This is an optimization exercise on Yosys and OpenROAD, whose aim is small area, not a production implementation.
RTL that was checked went through simulation tests only; none was proved equivalent to the original.
Some runs may be left out. An edit can pass the tests and still lose a function that they never use.
For run 3, only the layout was checked, not whether the RTL still works.
Power is estimated from default activity; no workload was simulated.

## config.mk

```make
export PLATFORM = sky130hd
export DESIGN_NAME = buzzer
export DESIGN_NICKNAME = buzzer
export VERILOG_FILES = /design/flow/design.v
export SDC_FILE = /design/flow/constraint.sdc
export NUM_CORES = 4
export LEC_CHECK = 0
export CAP_MARGIN = 20
export CORE_MARGIN = 2
export CORE_UTILIZATION = 40
export SLEW_MARGIN = 20
```

## run.sh

```bash
#!/bin/bash
# synth_recipe.tcl (not shown) runs the flow's synth.tcl, then flattens the netlist and writes it again
# the make line also repeats each setting of config.mk as NAME=value (left out here)
make -C /OpenROAD-flow-scripts/flow DESIGN_CONFIG=/design/flow/config.mk WORK_HOME=/design/flow/orfs CLKGATE_MAP_FILE= SYNTH_SCRIPT=/design/flow/synth_recipe.tcl finish
```

## constraint.sdc

```tcl
create_clock -name core_clock -period 10.0 [get_ports {clk}]
set_input_delay 2.0000 -clock core_clock [delete_from_list [all_inputs] [get_ports {clk}]]
set_output_delay 2.0000 -clock core_clock [all_outputs]
set_load 0.01 [all_outputs]
```

## design.v

```verilog
`timescale 1ns / 1ps
module digits(input clk,rst,score_A,score_B,score_C,input [3:0] SA,SB,SC,output reg [3:0] ones,tens,output reg [2:0] thousands);
reg [9:0] temp_count;
always @(posedge clk) begin
    if (rst) begin
        temp_count <= 0;
        thousands  <= 3'b000;
        ones       <= 0;
        tens       <= 0;
    end
    else begin
        if (score_A) begin
            temp_count <= SA;
			thousands  <=3'b100;
        end 
		else if (score_B) begin
            temp_count <= SB;
			thousands  <=3'b010;
        end 
		else if (score_C) begin
            temp_count <= SC;
			thousands  <=3'b001;
        end 
		else begin
            temp_count <= 0;
            thousands  <=3'b000;
        end
        ones <= temp_count % 10;
        tens <= (temp_count / 10) % 10;
    end
end
endmodule
`timescale 1ns / 1ps
module seven_seg(input clk_100MHz,input rst,input [1:0] state,input [3:0]ones,tens,input [2:0] thousands,output reg [0:6] seg,output reg [3:0] digit);
    parameter ZERO  = 7'b000_0001;   
    parameter ONE   = 7'b100_1111;   
    parameter TWO   = 7'b001_0010;   
    parameter THREE = 7'b000_0110;   
    parameter FOUR  = 7'b100_1100;   
    parameter FIVE  = 7'b010_0100;   
    parameter SIX   = 7'b010_0000;   
    parameter SEVEN = 7'b000_1111;   
    parameter EIGHT = 7'b000_0000;   
    parameter NINE  = 7'b000_0100;   
    parameter BLANK = 7'b111_1110;   
    parameter DARK  = 7'b111_1111;   
    parameter REFRESH_LIMIT = 9;
    reg [1:0] digit_select;      
    reg [16:0] digit_timer;      
    always @(posedge clk_100MHz) begin
        if (rst) begin
            digit_timer <= 0;
            digit_select <= 0;
        end
		else if(digit_timer == REFRESH_LIMIT ) begin
			digit_timer <= 0;
			digit_select <=  digit_select + 1;
		end
		else
			digit_timer <=  digit_timer + 1;
	end
    always @(digit_select) begin
        case(digit_select) 
            2'b00 : digit = 4'b1110;  
            2'b01 : digit = 4'b1101;   
            2'b10 : digit = 4'b1011;   
            2'b11 : digit = 4'b0111;  
        endcase
    end
    always @* begin
        seg = DARK;
        case(digit_select)
            2'b00 : begin        
                        case(ones)
                            4'b0000 : seg = ZERO;
                            4'b0001 : seg = ONE;
                            4'b0010 : seg = TWO;
                            4'b0011 : seg = THREE;
                            4'b0100 : seg = FOUR;
                            4'b0101 : seg = FIVE;
                            4'b0110 : seg = SIX;
                            4'b0111 : seg = SEVEN;
                            4'b1000 : seg = EIGHT;
                            4'b1001 : seg = NINE;
                            default : seg = DARK;
                        endcase
                    end
            2'b01 : begin        
                        case(tens)
                            4'b0000 : seg = ZERO;
                            4'b0001 : seg = ONE;
                            4'b0010 : seg = TWO;
                            4'b0011 : seg = THREE;
                            4'b0100 : seg = FOUR;
                            4'b0101 : seg = FIVE;
                            4'b0110 : seg = SIX;
                            4'b0111 : seg = SEVEN;
                            4'b1000 : seg = EIGHT;
                            4'b1001 : seg = NINE;
                            default : seg = DARK;
                        endcase
                    end
            2'b10 : begin        
                        seg=BLANK;
                    end
            2'b11 : begin        
                        if(state==2'b10) begin
                            case(thousands)
                                3'b000 : seg = BLANK;
                                3'b100 : seg = 7'b000_1000;
                                3'b010 : seg = 7'b000_0000;
                                3'b001 : seg = 7'b011_0001;
                                default : seg = DARK;
                            endcase
                        end
                        else if(thousands==3'b000)
                                seg=BLANK;
                        else begin
                            case(thousands)
                                  3'b100 : seg = 7'b000_1000;
                                  3'b010 : seg = 7'b000_0000;
                                  3'b001 : seg = 7'b011_0001;
                                  default : seg = DARK;
                            endcase
                        end
                    end
        endcase
    end
endmodule
`timescale 1ns / 1ps
module buzzer(input clk,rst,A,B,C,score_on,score_A,score_B,score_C,inc,dec,output reg [2:0] led,output [0:6] seg,output [3:0] digit);
reg [3:0] SA;
reg [3:0] SB;
reg [3:0] SC;
wire flag = A | B | C;
wire [3:0]ones,tens;
wire [2:0] thousands;
parameter idle=0;
parameter press_done=1;
parameter score=2;
parameter HOLD_LIMIT = 5_000;     
parameter LED_LIMIT  = 30_000;    
parameter STEP_LIMIT = 2_500;     
reg [1:0]state;
reg [1:0] win;
reg [31:0] countA,countB,countC,count;
reg [31:0] temp;
digits d1(clk,rst,score_A,score_B,score_C,SA,SB,SC,ones,tens,thousands);
seven_seg s1(clk,rst,state,ones,tens,thousands,seg,digit);
always @(posedge clk) 
begin
  if (rst) begin
    SA<=0; SB<=0; SC<=0;
    state<=idle; win<=0; led<=3'b000;
    countA<=0; countB<=0; countC<=0; count<=0; temp<=0;
  end
  else
    case(state)
        idle: begin 
                if (score_on) begin
                    state<=score;
                end
                else begin
                    if(A) 
                    begin
                        if(countA<HOLD_LIMIT)
                            countA<=countA+1;
                         else begin
                            state<=press_done;
                            win<=1;
                        end            
                    end
                    if(B) 
                    begin
                        if(countB<HOLD_LIMIT)
                            countB<=countB+1;
                         else begin
                            state<=press_done;  
                            win<=2;
                        end                
                    end 
                    if(C) 
                    begin
                        if(countC<HOLD_LIMIT)
                            countC<=countC+1;
                         else begin
                            state<=press_done;  
                            win<=3;
                         end        
                    end
                    if (flag==0) begin
                        countA<=0;
                        countB<=0;
                        countC<=0;
                    end
                end
        end
        press_done: begin
            countA<=0;
            countB<=0;
            countC<=0;
            if(win==1) begin
                if (temp<LED_LIMIT) begin
                    led<=3'b100;
                    temp<=temp+1;
                end
                else begin
                    temp<=0;
                    led<=3'b000;
                    state<=idle;
                end
            end
            else if(win==2) begin
                if (temp<LED_LIMIT) begin
                    led<=3'b010;
                    temp<=temp+1;
                end
                else begin
                    temp<=0;
                    led<=3'b000;
                    state<=idle;
                end
            end
            else if(win==3) begin
                if (temp<LED_LIMIT) begin
                    led<=3'b001;
                    temp<=temp+1;
                end
                else begin
                    temp<=0;
                    led<=3'b000;
                    state<=idle;
                end
            end
        end
        score: begin
            if(score_on) begin
                if(score_A) begin
                    if(inc) begin
                        if(count<STEP_LIMIT) begin
                            count<=count+1;
                        end
                        else begin
                            if(count==STEP_LIMIT)
                                SA<=SA+1;
                            count<=0;
                        end
                    end
                    else if(dec) begin
                        if(count<STEP_LIMIT) begin
                            count<=count+1;
                        end
                        else begin
                            if(count==STEP_LIMIT)  begin
                                if(SA>0)
                                    SA<=SA-1;
                                count<=0;
                            end   
                        end
                    end
                    else
                        count<=0;
                end
                else if(score_B) begin
                    if(inc) begin
                        if(count<STEP_LIMIT) begin
                            count<=count+1;
                        end
                        else begin
                            if(count==STEP_LIMIT)
                                SB<=SB+1;
                            count<=0;
                        end
                    end
                    else if(dec) begin
                        if(count<STEP_LIMIT) begin
                            count<=count+1;
                        end
                        else begin
                            if(count==STEP_LIMIT) begin
                                if(SB>0)
                                    SB<=SB-1;
                                count<=0;
                            end
                        end
                    end
                    else
                        count<=0;
                end
                else if(score_C) begin
                    if(inc) begin
                        if(count<STEP_LIMIT) begin
                            count<=count+1;
                        end
                        else begin
                            if(count==STEP_LIMIT)
                                SC<=SC+1;
                            count<=0;
                        end
                    end
                    else if(dec) begin
                        if(count<STEP_LIMIT) begin
                            count<=count+1;
                        end
                        else begin
                            if(count==STEP_LIMIT) begin
                                if(SC>0)
                                    SC<=SC-1;
                                count<=0;
                             end   
                        end
                    end
                    else
                        count<=0;
                end                      
            end
			else begin
				state<=idle;
			end
        end
        default: ;
endcase   
end
endmodule
```

==> results.tsv, run 1 <==
stage	metric	value	unit
final_layout	share of layout cells above drive strength 1	0.0600	
clocking	Num Clock Sinks	213	
route	detailed-route DRC error count	0	
timing	fmax	229	MHz
yosys	post-synthesis cell area	10100	sq um
critical_path	Worst path slowest cell	clkdlybuf4s50_1	
yosys	FFs w/ async S/R, synth	0	
final_layout	area of the multi-input gates	5490	sq um
global_routing	grt total ovfl	0	
final_layout	most frequent cells in the layout	213 x dfxtp_1, 158 x nor2_1, 68 x a21oi_1	
global_routing	initial antenna violation count	0	
critical_path	crit-path max cell delay	520	ps
clocking	Post-CTS Setup Inserts	0	
route	via count	8421	
die	Die ar.	26500	sq um
outcome	outcome	finished clean	
die	chip height	163	um
critical_path	worst path cell trace	inv_1, ha_1, a21oi_1, a21o_1, clkdlybuf4s50_1	
clocking	H-tree levels	1	
timing	Worst-Margin Slew	977	ps
placement	routability cong.	0.781	
global_routing	first-pass GRT wire length	36900	um
power_and_ir_drop	Max VDD drop	0.126	mV
timing	crit share post-route	0.437	
clocking	Resized cells post-CTS	0	
clocking	hold_buf cts	0	
die	Site Rows	58	
critical_path	Worst Setup Start Kind	register	
-- run 1: critical path: cells and delay by family (launching register included) --
kind	cells	cell delay (ps)
buf+inv	2	670
flops	1	450
fa+ha+maj	1	330
compound gates	2	400
-- run 1: per-stage QoR --
stage | power, mW | instances
CTS | 1.85 | 1547
floorplan | 0.930 | 1191
detailed placement | 0.952 | 1503
finish | 1.83 | 1547
global route | 1.89 | 1547
global placement | 0.951 | 1503
-- run 1: flip-flops by register name, indices dropped and copies added, names as in the netlist, 3 cells and up, named ones only --
signal	count
countA	32
countB	32
countC	32
count	32
temp	32
s1.digit_timer	17
SA	4
SB	4
SC	4
d1.temp_count	4
d1.thousands	3
led	3
-- run 1: area by class of cell --
class / instances / area share
Clock buffer: 41 / 0.0705
Clock inverter: 3 / 0.00164
Multi-Input combinational cell: 889 / 0.481
Timing Repair Buffer: 29 / 0.0239
Inverter: 42 / 0.0138
Tap cell: 330 / 0.0361
Sequential cell: 213 / 0.373
-- run 1: Yosys cell counts, types with 14 or more instances --
library cell	instances	area, sq um
xnor2_1	29	254
a21oi_1	68	340
nand3_1	52	260
o21a_1	21	158
nor2_1	158	593
xor2_1	24	210
nor4_1	38	238
nand4_1	34	213
nand2_1	66	248
ha_1	36	450
clkbuf_1	38	143
o31ai_1	17	128
or4_1	17	128
dfxtp_1	213	4260
a31oi_1	25	156
a21o_1	14	105
o21ai_0	59	295
and3_1	28	175
nor3_1	25	125
and4_1	16	140
and2_1	36	225
inv_1	42	158
-- run 1: cell families after synthesis --
logic type / after synthesis / share of synthesized area
mux: 3 / 0.00310
xor+xnor: 53 / 0.0460
simple gates: 533 / 0.277
compound gates: 261 / 0.167
fa+ha+maj: 39 / 0.0506
buf+inv: 89 / 0.0343
flops: 213 / 0.422
-- run 1: metal layers --
metal	up-vias	part of all wire	track usage
li1	4331	-	-
met1	3938	0.49	0.222
met2	125	0.46	0.269
met3	27	0.035	0.0242
met4	0	0.016	0.0430
met5	-	0	0
-- run 1: final timing paths --
check	from	cells after the start	slack, ps	end
max	s1.digit_select[0]$_SDFFE_PP0P_	5	5630	seg[4]
min	countB[30]$_SDFFE_PP0P_	1	460	countB[30]$_SDFFE_PP0P_
max reg2reg	count[12]$_SDFFE_PP0P_	7	6890	count[26]$_SDFFE_PP0P_
min reg2reg	countB[30]$_SDFFE_PP0P_	1	460	countB[30]$_SDFFE_PP0P_
-- run 1: power breakdown --
part / switching (mW) / leakage (nW) / internal [mW] / total [mW]
clock: 0.347 / 0.411 / 0.545 / 0.892
sequential: 0.00515 / 1.72 / 0.853 / 0.859
combinational: 0.0496 / 2.00 / 0.0246 / 0.0742
total: 0.402 / 4.13 / 1.42 / 1.83
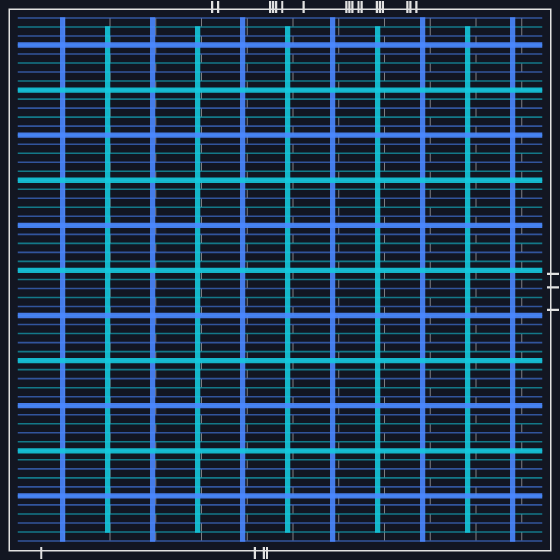
**Above:** run 1 (supply network).
Pins as bars on the die edge. Tap cells in grey.
Blue is VSS. Cyan is VDD.
11 straps on met5. 330 tap cells. 11 straps on met4. 59 met1 rails follow the rows. 25 signal pins sit on the boundary.

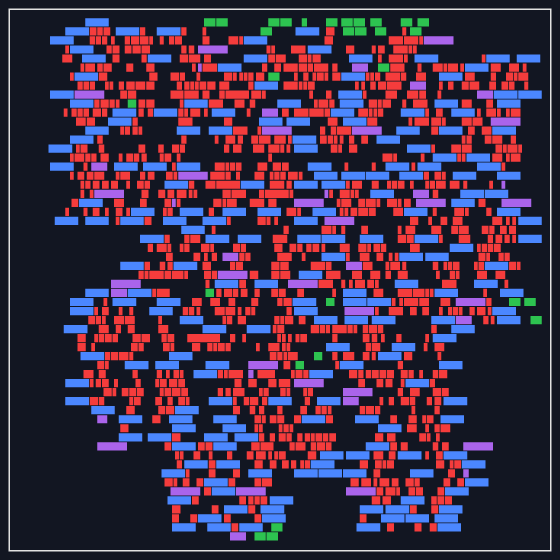
**Above:** run 1 (placed cells, one colour a class).
Blue is sequential cells, cells 213. Purple is clock drivers and dummy loads, cells 44. Red is combinational and other logic, cells 931. Green is remaining buffers and delay cells, cells 29.
Final Cell Area: 11400 sq um
fraction of area in registers: 0.373
core area: 25000 sq um
fin util: 0.458

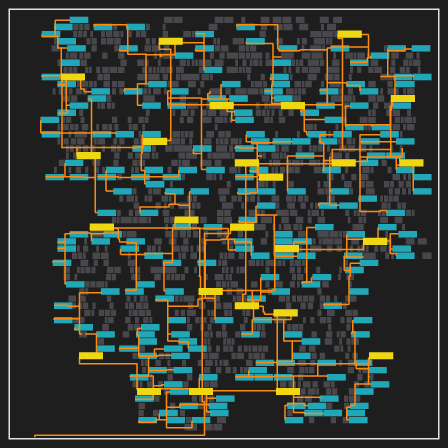
**Above:** run 1 (clock distribution).
Orange is clock wires, length 2880 um. Cyan is flip-flops, count 213. Yellow is clock drivers, count 25.
There are 26 routed clock nets. Position of the flops: all over the die.
worst skew pair latency: 510 ps
clock power share: 0.489
final setup skew: 9.73 ps

==> inputs of run 2 (changes only) <==
==> design.v (replaced) <==
`timescale 1ns / 1ps
module digits(input clk, rst, input [3:0] Ssel, input [1:0] team, output reg [3:0] shown, output reg [1:0] shown_team);
reg [3:0] score1;
always @(posedge clk) begin
    if (rst) begin
        score1 <= 0;
        shown <= 0;
        shown_team <= 0;
    end else begin
        score1 <= Ssel;
        shown <= score1;
        shown_team <= team;
    end
end
endmodule
`timescale 1ns / 1ps
module seven_seg(input clk, input rst, input [3:0] value, input [1:0] team, output reg [0:6] seg, output reg [3:0] digit);
    parameter ZERO  = 7'b000_0001;   
    parameter ONE   = 7'b100_1111;   
    parameter TWO   = 7'b001_0010;   
    parameter THREE = 7'b000_0110;   
    parameter FOUR  = 7'b100_1100;   
    parameter FIVE  = 7'b010_0100;   
    parameter SIX   = 7'b010_0000;   
    parameter SEVEN = 7'b000_1111;   
    parameter EIGHT = 7'b000_0000;   
    parameter NINE  = 7'b000_0100;   
    parameter BLANK = 7'b111_1110;   
    reg [1:0] digit_select;
    reg [3:0] digit_timer;       
    always @(posedge clk) begin
        if (rst) begin
            digit_timer <= 0;
            digit_select <= 0;
        end else if (digit_timer[3] & digit_timer[0]) begin
            digit_timer <= 0;
            digit_select <= digit_select + 1'b1;
        end else
            digit_timer <= digit_timer + 1'b1;
    end
    always @* begin
        case (digit_select)
            2'b00 : digit = 4'b1110;
            2'b01 : digit = 4'b1101;
            2'b10 : digit = 4'b1011;
            default : digit = 4'b0111;
        endcase
    end
    always @* begin
        case (digit_select)
            2'b00 : case (value)              
                        4'd0, 4'd10 : seg = ZERO;
                        4'd1, 4'd11 : seg = ONE;
                        4'd2, 4'd12 : seg = TWO;
                        4'd3, 4'd13 : seg = THREE;
                        4'd4, 4'd14 : seg = FOUR;
                        4'd5, 4'd15 : seg = FIVE;
                        4'd6 : seg = SIX;
                        4'd7 : seg = SEVEN;
                        4'd8 : seg = EIGHT;
                        default : seg = NINE;
                    endcase
            2'b01 : seg = (value > 4'd9) ? ONE : ZERO;    
            2'b10 : seg = BLANK;
            default : case (team)             
                        2'd1 : seg = 7'b000_1000;
                        2'd2 : seg = 7'b000_0000;
                        2'd3 : seg = 7'b011_0001;
                        default : seg = BLANK;
                    endcase
        endcase
    end
endmodule
`timescale 1ns / 1ps
module buzzer(input clk,rst,A,B,C,score_on,score_A,score_B,score_C,inc,dec,output [2:0] led,output [0:6] seg,output [3:0] digit);
reg [1:0] w;
reg p;
reg [3:0] SA, SB, SC;
reg [12:0] countA, countB, countC;
reg [11:0] count;
wire idle  = (w == 2'd0) & ~p;
wire score = (w == 2'd0) &  p;
wire pd    = (w != 2'd0);
wire termA = countA[12] & countA[9] & countA[8] & countA[7] & countA[3];    
wire termB = countB[12] & countB[9] & countB[8] & countB[7] & countB[3];
wire termC = countC[12] & countC[9] & countC[8] & countC[7] & countC[3];
wire term_step = count[11] & count[8] & count[7] & count[6] & count[2];     
wire led_done = countB[1] & countB[0] & countA[12] & countA[10] & countA[8] & countA[5] & countA[4];
wire idle_run = idle & ~score_on;
wire winA = A & termA;
wire winB = B & termB;
wire winC = C & termC;
wire win  = winA | winB | winC;
wire flag = A | B | C;
wire cnt_clr = rst | (idle_run & (win | ~flag)) | (pd & led_done);
wire enA = (idle_run & A) | pd;
wire carryA = &countA;
wire enB = (idle_run & B) | (pd & carryA);
wire enC = idle_run & C;
always @(posedge clk) begin
  if (cnt_clr) begin
    countA <= 0; countB <= 0; countC <= 0;
  end else begin
    countA <= countA + enA;
    countB <= countB + enB;
    countC <= countC + enC;
  end
end
always @(posedge clk) begin
  if (rst) begin
    w <= 0; p <= 0;
  end else if (idle) begin
    if (score_on) p <= 1;
    else if (winC) w <= 3;
    else if (winB) w <= 2;
    else if (winA) w <= 1;
  end else if (score) begin
    if (!score_on) p <= 0;
  end else begin
    if (led_done) begin w <= 0; p <= 0; end
    else p <= 1;
  end
end
assign led = {p & (w == 2'd1), p & (w == 2'd2), p & (w == 2'd3)};
wire [3:0] Ssel = score_A ? SA : score_B ? SB : score_C ? SC : 4'd0;
wire [1:0] team = score_A ? 2'd1 : score_B ? 2'd2 : score_C ? 2'd3 : 2'd0;
wire any_sel = score_A | score_B | score_C;
wire score_run = score & score_on & any_sel;
wire press = inc | dec;
wire step = score_run & press & term_step;
wire [3:0] Snew = inc ? Ssel + 4'd1 : (Ssel != 4'd0) ? Ssel - 4'd1 : Ssel;
always @(posedge clk) begin
  if (rst | (score_run & (~press | term_step)))
    count <= 0;
  else if (score_run)
    count <= count + 1'b1;
end
always @(posedge clk) begin
  if (rst) begin
    SA <= 0; SB <= 0; SC <= 0;
  end else if (step) begin
    if (score_A) SA <= Snew;
    else if (score_B) SB <= Snew;
    else SC <= Snew;
  end
end
wire [3:0] shown;
wire [1:0] shown_team;
digits d1(clk, rst, Ssel, team, shown, shown_team);
seven_seg s1(clk, rst, shown, shown_team, seg, digit);
endmodule
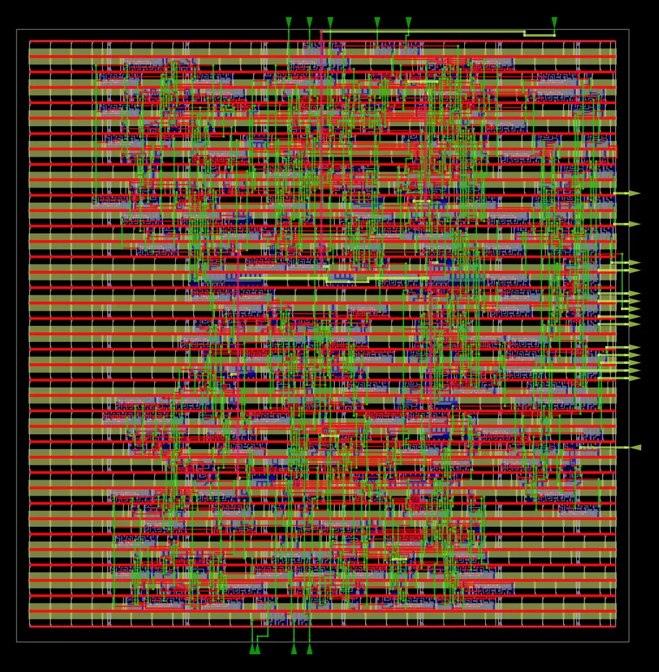
**Above:** run 2 (routing view).
GRT Resource Usage Total: 0.155
WL met1: 4070 um

==> results.tsv, run 2 <==
stage	metric	value	unit	change
yosys	Mapped Cells	503		
placement	DP HPWL	6240	um	
yosys	post-synthesis compound-gate area fraction	0.104		-0.0628
power_and_ir_drop	clock power share	0.390		-0.099
yosys	Post-Synth XOR/XNOR Area	0.0989		+0.0529
die	Die ar.	11700	sq um	-56%
power_and_ir_drop	Switching Fraction	0.219		-0.00158
yosys	Adder-Cell Fraction of Synth Area	0.0721		+0.0215
global_routing	grt total ovfl	0		unchanged
yosys	multiplexer share of the synthesized area	0.0173		+0.0142
timing	fmax	220	MHz	-3.7%
global_routing	initial antenna violation count	0		unchanged
final_layout	most frequent cells in the layout	88 x dfxtp_1, 81 x nor2_1, 33 x nand2_1		
critical_path	R2R setup slack	7400	ps	+510 ps
timing	Worst-Margin Slew	686	ps	-291 ps
clocking	Resized cells post-CTS	0		unchanged
power_and_ir_drop	cell internal pwr	520	uW	-63%
die	chip height	108	um	-34%
outcome	outcome	finished clean		
placement	routability cong.	0.813		+4.1%
critical_path	Worst Setup Start Kind	input pin		
yosys	Area contributors post-synth	dfxtp_1 41%, ha_1 7.2%, nor2_1 7.0%		
timing	final setup skew	10.4	ps	+0.721 ps
yosys	Simple-Gate Fraction of Synth Area	0.262		-0.0149
yosys	synth cell count leaders	88 x dfxtp_1, 81 x nor2_1, 33 x nand2_1		
yosys	largest family of logic cells by synthesized area	simple AND/OR/NAND/NOR gates		
clocking	Post-CTS Setup Inserts	0		unchanged
placement	dpl cells	653		-57%
clocking	Num Clock Sinks	88		-59%
final_layout	share of layout cells above drive strength 1	0.0512		-0.00875
final_layout	Total Nets Final	560		
critical_path	Crit. Startpoint	score_A		
yosys	Avg Inst Size Synth	8.63	sq um	
power_and_ir_drop	Overall Power	665	uW	-64%
critical_path	worst reg2reg startpoint	w[0]$_SDFFE_PP0P_		
clocking	worst skew pair latency	340	ps	-170 ps
timing	crit share post-route	0.454		+0.0169
power_and_ir_drop	Comb power frac	0.069		+0.028
final_layout	largest registers	countA x13, countB x13, countC x13		
global_routing	first-pass GRT wire length	14800	um	-60%
yosys	area share of the largest cell type after synthesis	0.406		-0.0164
power_and_ir_drop	Flop pwr share	0.541		+0.071
worst_hold_path	Worst Min Path Start	SC[2]$_SDFFE_PP0P_		
clocking	hold_buf cts	0		unchanged
power_and_ir_drop	Net Switching	145	uW	-64%
yosys	Yosys top cell by area	dfxtp_1		
yosys	FFs w/ async S/R, synth	0		unchanged
yosys	post-synthesis cell area	4340	sq um	-57%
power_and_ir_drop	Max VDD drop	0.0854	mV	-32%
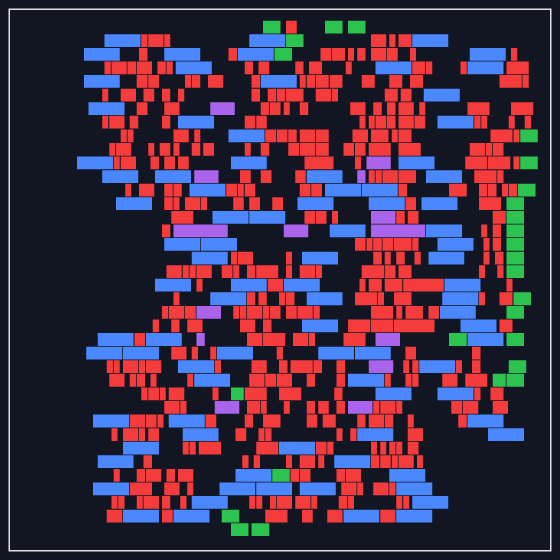
**Above:** run 2 (placed cells, one colour a class).
core area: 10700 sq um
fraction of area in registers: 0.359
Site Rows: 38
fin util: 0.458

## run 2: cell types whose count changed in the layout (fill, tap and decap cells not counted), sizes merged, moves of 21 or more
| cell | change |
|---|---|
| o21ai | -50 |
| clkbuf | -31 |
| and2 | -34 |
| nor4 | -34 |
| dfxtp | -125 |
| a31oi | -24 |
| a21oi | -47 |
| nand4 | -21 |
| nand2 | -32 |
| nand3 | -27 |
| nor2 | -77 |
## run 2: cell type report
type | count | area (sq um)
Multi-Input combinational cell | 373 | 2400
Clock inverter | 4 | 70.1
Clock buffer | 10 | 138
Timing Repair Buffer | 26 | 255
Sequential cell | 88 | 1760
Inverter | 26 | 97.6
Tap cell | 140 | 175
Fill cell | 1070 | 5800
## run 2: path summary, 6_finish.rpt
kind / end / cells after the start
max: SC[3]$_SDFFE_PP0P_ / 9
min: SC[2]$_SDFFE_PP0P_ / 2
max reg2reg: countB[12]$_SDFF_PP0_ / 8
min reg2reg: SC[2]$_SDFFE_PP0P_ / 2
## run 2: cells by family (layout without fill, tap and decap cells)
logic type	count (synthesis)	count (layout)
flip-flops	88	88
multiplexers	5	5
AND/OR/NAND/NOR	227	227
AO/OA/AOI/OAI	67	67
adder cells (fa/ha/maj)	25	25
buffers and inverters	42	66
XOR/XNOR	49	49
## run 2: through the flow
step | utilization | area [sq um]
2_1_floorplan | - | 4340
3_3_place_gp | 0.439 | 4690
3_5_place_dp | 0.439 | 4690
4_1_cts | 0.458 | 4900
5_1_grt | 0.458 | 4900
6_report | 0.458 | 4900
## run 2: worst max-delay path, cell delays in order
cell	delay [ps]
clkdlybuf4s50_1	670
inv_1	250
a2bb2oi_1	440
inv_1	180
ha_1	300
or2_2	320
o41ai_1	250
a32oi_1	150
a211oi_1	240
## run 2: routing by layer
metal  track usage  vias up  routed length (um)
li1              -     1758                   -
met1         0.199     1532                4070
met2         0.268       32                4010
met3        0.0205       11                 169
met4        0.0549        0                 131
met5             0        -                   0
## run 2: power groups by stage
stage	registers (mW)	logic (mW)	clock network, mW
6_report	0.360	0.0457	0.259
5_1_grt	0.361	0.0515	0.283
4_1_cts	0.360	0.0464	0.267
3_5_place_dp	0.368	0.0462	0
3_3_place_gp	0.368	0.0448	0
2_1_floorplan	0.367	0.0317	0
==> run 3: a larger rewrite; changed files in full <==
removed: run.sh
==> design.v <==
`timescale 1ns / 1ps
module digits(input clk, rst, input [3:0] Ssel, input [1:0] team, output reg [3:0] shown, output reg [1:0] shown_team);
reg [3:0] score1;
always @(posedge clk) begin
    if (rst) begin
        score1 <= 0;
        shown <= 0;
        shown_team <= 0;
    end else begin
        score1 <= Ssel;
        shown <= score1;
        shown_team <= team;
    end
end
endmodule
`timescale 1ns / 1ps
module seven_seg(input clk, input rst, input [3:0] value, input [1:0] team, output reg [0:6] seg, output reg [3:0] digit);
    parameter ZERO  = 7'b000_0001;   
    parameter ONE   = 7'b100_1111;   
    parameter TWO   = 7'b001_0010;   
    parameter THREE = 7'b000_0110;   
    parameter FOUR  = 7'b100_1100;   
    parameter FIVE  = 7'b010_0100;   
    parameter SIX   = 7'b010_0000;   
    parameter SEVEN = 7'b000_1111;   
    parameter EIGHT = 7'b000_0000;   
    parameter NINE  = 7'b000_0100;   
    parameter BLANK = 7'b111_1110;   
    reg [1:0] digit_select;
    reg [3:0] digit_timer;       
    always @(posedge clk) begin
        if (rst) begin
            digit_timer <= 0;
            digit_select <= 0;
        end else if (digit_timer[3] & digit_timer[0]) begin
            digit_timer <= 0;
            digit_select <= digit_select + 1'b1;
        end else
            digit_timer <= digit_timer + 1'b1;
    end
    always @* begin
        case (digit_select)
            2'b00 : digit = 4'b1110;
            2'b01 : digit = 4'b1101;
            2'b10 : digit = 4'b1011;
            default : digit = 4'b0111;
        endcase
    end
    wire [15:0] T0 = 16'h4812, T1 = 16'h8060, T2 = 16'h1004, T3 = 16'h4892,
                T4 = 16'heaba, T5 = 16'h388e, T6 = 16'h0c83;
    wire [0:6] ones_seg = {T0[value], T1[value], T2[value], T3[value], T4[value], T5[value], T6[value]};
    wire [0:6] tens_seg = (value > 4'd9) ? ONE : ZERO;
    wire [0:6] team_seg = (team == 2'd1) ? 7'b000_1000 :
                          (team == 2'd2) ? 7'b000_0000 :
                          (team == 2'd3) ? 7'b011_0001 : BLANK;
    always @* begin
        seg = (digit_select == 2'd0) ? ones_seg :
              (digit_select == 2'd1) ? tens_seg :
              (digit_select == 2'd2) ? BLANK : team_seg;
    end
endmodule
`timescale 1ns / 1ps
module buzzer(input clk,rst,A,B,C,score_on,score_A,score_B,score_C,inc,dec,output [2:0] led,output [0:6] seg,output [3:0] digit);
reg [1:0] w;
reg p;
reg [3:0] SA, SB, SC;
wire [12:0] countA, countB, countC;
wire [11:0] count;
wire idle  = (w == 2'd0) & ~p;
wire score = (w == 2'd0) &  p;
wire pd    = (w != 2'd0);
wire termA = countA[12] & countA[9] & countA[8] & countA[7] & countA[3];    
wire termB = countB[12] & countB[9] & countB[8] & countB[7] & countB[3];
wire termC = countC[12] & countC[9] & countC[8] & countC[7] & countC[3];
wire term_step = count[11] & count[8] & count[7] & count[6] & count[2];     
wire led_done = countB[1] & countB[0] & countA[12] & countA[10] & countA[8] & countA[5] & countA[4];
wire idle_run = idle & ~score_on;
wire winA = A & termA;
wire winB = B & termB;
wire winC = C & termC;
wire win  = winA | winB | winC;
wire flag = A | B | C;
wire cnt_clr = rst | (idle_run & (win | ~flag)) | (pd & led_done);
wire enA = (idle_run & A) | pd;
wire carryA = &countA;
wire enB = (idle_run & B) | (pd & carryA);
wire enC = idle_run & C;
upcount #(13) cA(clk, cnt_clr, enA, countA);
upcount #(13) cB(clk, cnt_clr, enB, countB);
upcount #(13) cC(clk, cnt_clr, enC, countC);
always @(posedge clk) begin
  if (rst) begin
    w <= 0; p <= 0;
  end else if (idle) begin
    if (score_on) p <= 1;
    else if (winC) w <= 3;
    else if (winB) w <= 2;
    else if (winA) w <= 1;
  end else if (score) begin
    if (!score_on) p <= 0;
  end else begin
    if (led_done) begin w <= 0; p <= 0; end
    else p <= 1;
  end
end
assign led = {p & (w == 2'd1), p & (w == 2'd2), p & (w == 2'd3)};
wire [3:0] Ssel = score_A ? SA : score_B ? SB : score_C ? SC : 4'd0;
wire [1:0] team = score_A ? 2'd1 : score_B ? 2'd2 : score_C ? 2'd3 : 2'd0;
wire any_sel = score_A | score_B | score_C;
wire score_run = score & score_on & any_sel;
wire press = inc | dec;
wire step = score_run & press & term_step;
wire [3:0] Snew = inc ? Ssel + 4'd1 : (Ssel != 4'd0) ? Ssel - 4'd1 : Ssel;
upcount #(12) cS(clk, rst | (score_run & (~press | term_step)), score_run, count);
always @(posedge clk) begin
  if (rst) begin
    SA <= 0; SB <= 0; SC <= 0;
  end else if (step) begin
    if (score_A) SA <= Snew;
    else if (score_B) SB <= Snew;
    else SC <= Snew;
  end
end
wire [3:0] shown;
wire [1:0] shown_team;
digits d1(clk, rst, Ssel, team, shown, shown_team);
seven_seg s1(clk, rst, shown, shown_team, seg, digit);
endmodule
module upcount #(parameter W = 13) (input clk, input clr, input en, output reg [W-1:0] q);
wire [W:0] cy;
assign cy[0] = en;
genvar i;
generate for (i = 0; i < W; i = i + 1) begin : g
  assign cy[i+1] = cy[i] & q[i];
end endgenerate
always @(posedge clk)
  if (clr) q <= 0;
  else q <= q ^ cy[W-1:0];
endmodule
==> flow/run.sh <==
#!/bin/bash
# Own layout flow: the standard flow (standard.sh) with
#  - synthesis mapped by an area-oriented ABC script, without the adder
#    pre-mapping (same Yosys script, so the same registers and names);
#  - port buffers of the smallest buffer cell;
#  - a clock tree of small buffers without dummy loads.
# Each tool's output goes to the ORFS logs under orfs/logs, and make's output
# to flow_synth.log / flow_finish.log in this folder.
set -euo pipefail
W=$PWD
rm -rf "$W/scripts_mod"
cp -r "$FLOW_HOME/scripts" "$W/scripts_mod"
cp "$W/flow/abc_area.script" "$W/scripts_mod/abc_area.script"

bash standard.sh SCRIPTS_DIR="$W/scripts_mod" ABC_AREA=1 ADDER_MAP_FILE= synth > "$W/flow_synth.log" 2>&1

export BUFFER_PORTS_ARGS="-buffer_cell sky130_fd_sc_hd__buf_1"
export CTS_ARGS="-sink_clustering_enable -repair_clock_nets -dont_use_dummy_load -buf_list sky130_fd_sc_hd__clkbuf_4 -sink_clustering_size 24 -sink_clustering_max_diameter 60"
bash standard.sh finish > "$W/flow_finish.log" 2>&1
==> flow/abc_area.script <==
&get -n
&st
&dch
&nf -R 1000
&put
==> standard.sh <==
#!/bin/bash
# synth_recipe.tcl (not shown) runs the flow's synth.tcl, then flattens the netlist and writes it again
# the make line also repeats each setting of config.mk as NAME=value (left out here)
make -C /OpenROAD-flow-scripts/flow DESIGN_CONFIG=/design/flow/config.mk WORK_HOME=/design/flow/orfs CLKGATE_MAP_FILE= SYNTH_SCRIPT=/design/flow/synth_recipe.tcl "${@:-finish}"
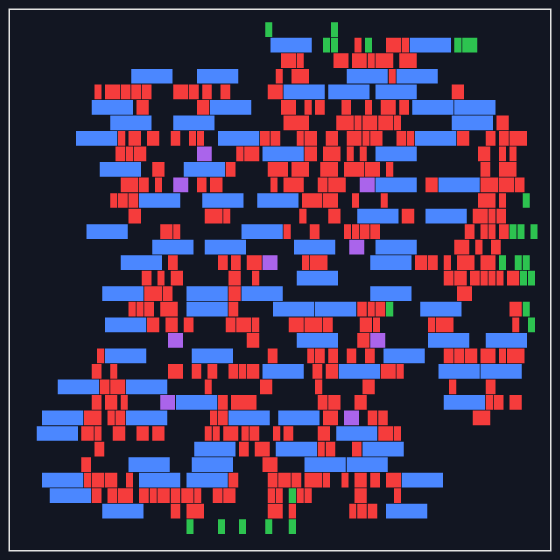
**Above:** run 3 (placed cells, one colour a class).
Blue is sequential cells, cells 82. Green is remaining buffers and delay cells, cells 25. Purple is clock drivers, cells 9. Red is combinational and other logic, cells 294.

==> results.tsv, run 3 <==
stage	metric	value	unit	change
yosys	post-synthesis cell area	3280	sq um	-24%
power_and_ir_drop	Overall Power	485	uW	-27%
final_layout	# fillers	822		-23%
critical_path	critical path's top delay family	simple AND/OR/NAND/NOR gates		
placement	routability cong.	0.844		+3.8%
worst_hold_path	Hold Path Stages	1		-1
placement	dpl cells	506		-23%
final_layout	share of layout cells above drive strength 1	0.0293		-0.0220
final_layout	sequential cell area	1640	sq um	-6.8%
clocking	clock root cell	clkbuf_4		
clocking	Resized cells post-CTS	0		unchanged
timing	crit share post-route	0.449		-0.00434
placement	Placed Area	3520	sq um	-25%
global_routing	initial antenna violation count	0		unchanged
clocking	Num Clock Sinks	82		-6.8%
yosys	Yosys top cell by area	dfxtp_1		
critical_path	R2R setup slack	6720	ps	-680 ps
global_routing	grt total ovfl	0		unchanged
critical_path	worst reg2reg startpoint	w[1]$_SDFFE_PP0P_		
final_layout	most frequent cells in the layout	82 x dfxtp_1, 73 x nor2_1, 38 x nor3_1		
route	detailed-route DRC error count	0		
route	routed wire length	6040	um	
global_routing	GRT Resource Usage Total	0.146		-0.00956
timing	Worst-Margin Slew	896	ps	+211 ps
critical_path	RR Endpoint	cC.q[12]$_SDFF_PP0_		
yosys	area share of the largest cell type after synthesis	0.500		+0.0944
final_layout	Total Nets Final	423		-24%
worst_hold_path	Hold EP	d1.shown[0]$_SDFF_PP0_		
critical_path	worst-case reg-to-reg path depth	11		+3
critical_path	Worst Setup Start Kind	input pin		
yosys	Mapped Cells	376		-25%
critical_path	worst path cell trace	buf_1, nor4_1, and3_1, and3_1, and2_0, and3_1, and2_0, and3_1, and2_0, and3_1, nor2_1, nor2_1		
global_routing	first-pass GRT wire length	10400	um	-30%
die	Die ar.	8940	sq um	-24%
final_layout	most common cell after layout, fill and taps aside	dfxtp_1		
outcome	outcome	finished clean		
yosys	Area contributors post-synth	dfxtp_1 50%, nor2_1 8.4%, nor3_1 5.8%		
final_layout	largest registers	cA.q x13, cB.q x13, cC.q x13		
clocking	CTS max path bufs	2		
final_layout	Final Cell Area	3580	sq um	-27%
final_layout	fin util	0.443		-0.0153
route	drt pass-1 iters	4		
critical_path	CP arrival	4810	ps	
clocking	hold_buf cts	0		unchanged
yosys	synth cell count leaders	82 x dfxtp_1, 73 x nor2_1, 38 x nor3_1		
timing	fmax	222	MHz	+0.96%
placement	DP HPWL	4200	um	-33%
route	via count	2663		
yosys	Avg Inst Size Synth	8.73	sq um	+1.1%
worst_hold_path	Worst Min Path Start	d1.score1[0]$_SDFF_PP0_		
timing	final setup skew	32.1	ps	+21.6 ps
die	Site Rows	33		-13%
critical_path	cell with the most instances on the worst path	and3_1		
critical_path	Crit. Startpoint	score_on		
critical_path	Buf+Inv Stages, Crit Path	1		-2
die	I/O pin total	25		
final_layout	area of the multi-input gates	1630	sq um	-32%
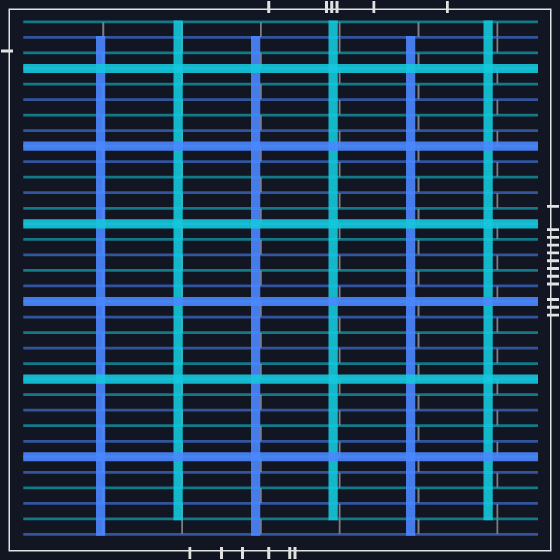
**Above:** run 3 (supply network).
Pins as bars on the die edge. Tap cells in grey.
Cyan is VDD. Blue is VSS.
6 straps on met5. 34 met1 rails follow the rows. The core has 33 rows. 6 straps on met4.
chip height: 94.6 um
core area: 8090 sq um
Max VDD drop: 0.0473 mV
Die X: 94.6 um

## run 3: changes by cell type after synthesis, sizes merged, moves of 11 or more
| cell | change |
|---|---|
| a211oi | +12 |
| and2 | +11 |
| and3 | +14 |
| ha | -25 |
| inv | -26 |
| nand2 | -24 |
| nand2b | -11 |
| nand3 | -16 |
| nor3 | +23 |
| xor2 | -24 |
## run 3: kinds of logic (layout without fill, tap and decap cells)
| family | count (synthesis) | after routing | synth area share |
|---|---|---|---|
| muxes | 4 | 4 | 0.0122 |
| DFF | 82 | 82 | 0.500 |
| xor gates and xnor gates | 16 | 16 | 0.0427 |
| buffers and inverters | 4 | 38 | 0.00458 |
| and+or+nand+nor | 187 | 187 | 0.277 |
| AOI/OAI and AO/OA | 83 | 83 | 0.163 |
## run 3: worst max-delay path by stage
| stage | cells past startpoint | endpoint | slack (ps) |
|---|---|---|---|
| final | 12 | cC.q[12]$_SDFF_PP0_ | 5510 |
| after global routing | 11 | cC.q[10]$_SDFF_PP0_ | 5210 |
| after CTS | 12 | cC.q[12]$_SDFF_PP0_ | 5520 |
| after detailed placement | 11 | cC.q[11]$_SDFF_PP0_ | 5100 |
| after global placement | 11 | cC.q[11]$_SDFF_PP0_ | 5210 |
| after floorplan | 10 | cC.q[11]$_SDFF_PP0_ | 5550 |
## run 3: report_power, final
| group | switching, mW | internal, mW | total (mW) | leakage [nW] |
|---|---|---|---|---|
| Sequential | 0.00255 | 0.330 | 0.332 | 0.662 |
| Combinational | 0.0123 | 0.00555 | 0.0178 | 0.552 |
| Clock | 0.0926 | 0.0421 | 0.135 | 0.0414 |
| Total | 0.107 | 0.377 | 0.485 | 1.26 |
## run 3: layer usage
layer | part of all wire | track usage | vias up
li1 | - | - | 1431
met1 | 0.51 | 0.185 | 1196
met2 | 0.45 | 0.242 | 28
met3 | 0.025 | 0.0287 | 8
met4 | 0.014 | 0.0616 | 0
met5 | 0 | 0 | -
## run 3: cell type report
cell class | instances | share of cell area
multi-input combinational | 290 | 0.455
sequential | 82 | 0.458
timing repair buffer | 25 | 0.0272
tap | 105 | 0.0366
clock buffer | 9 | 0.0188
inverter | 4 | 0.00419

[afterwards: timing with drivers on the ports]
In the flow no input, the clock included, has a driving cell. The finished layouts below were timed again as built, in two steps.
Step 1: set_driving_cell puts a clkbuf_16 on clk and a buf_2 on each other input, an assumption about the parent block.
Step 2, shift: input delay + t, output delay - t, t = (earliest + latest rising clock arrival at the registers) / 2. This alone moves slack from input paths to output paths.
Slacks: no drivers / after step 1 / after step 2; pairs: no drivers / after step 1.
run	t, ns	slack for setup (ns)	slew at the worst register clock pin (ns)	cell pins on the clock port's net
run 1	0.552	5.631 / 5.585 / 5.231	0.06 / 0.06	1
run 2	0.366	5.462 / 5.470 / 5.104	0.08 / 0.08	1
run 3	0.412	5.505 / 5.514 / 5.102	0.13 / 0.13	1
After both steps setup and hold are still met in every run listed. The setup slack of run 3, which loses most, moves by +0.009 ns with the drivers and by -0.403 ns with both steps.
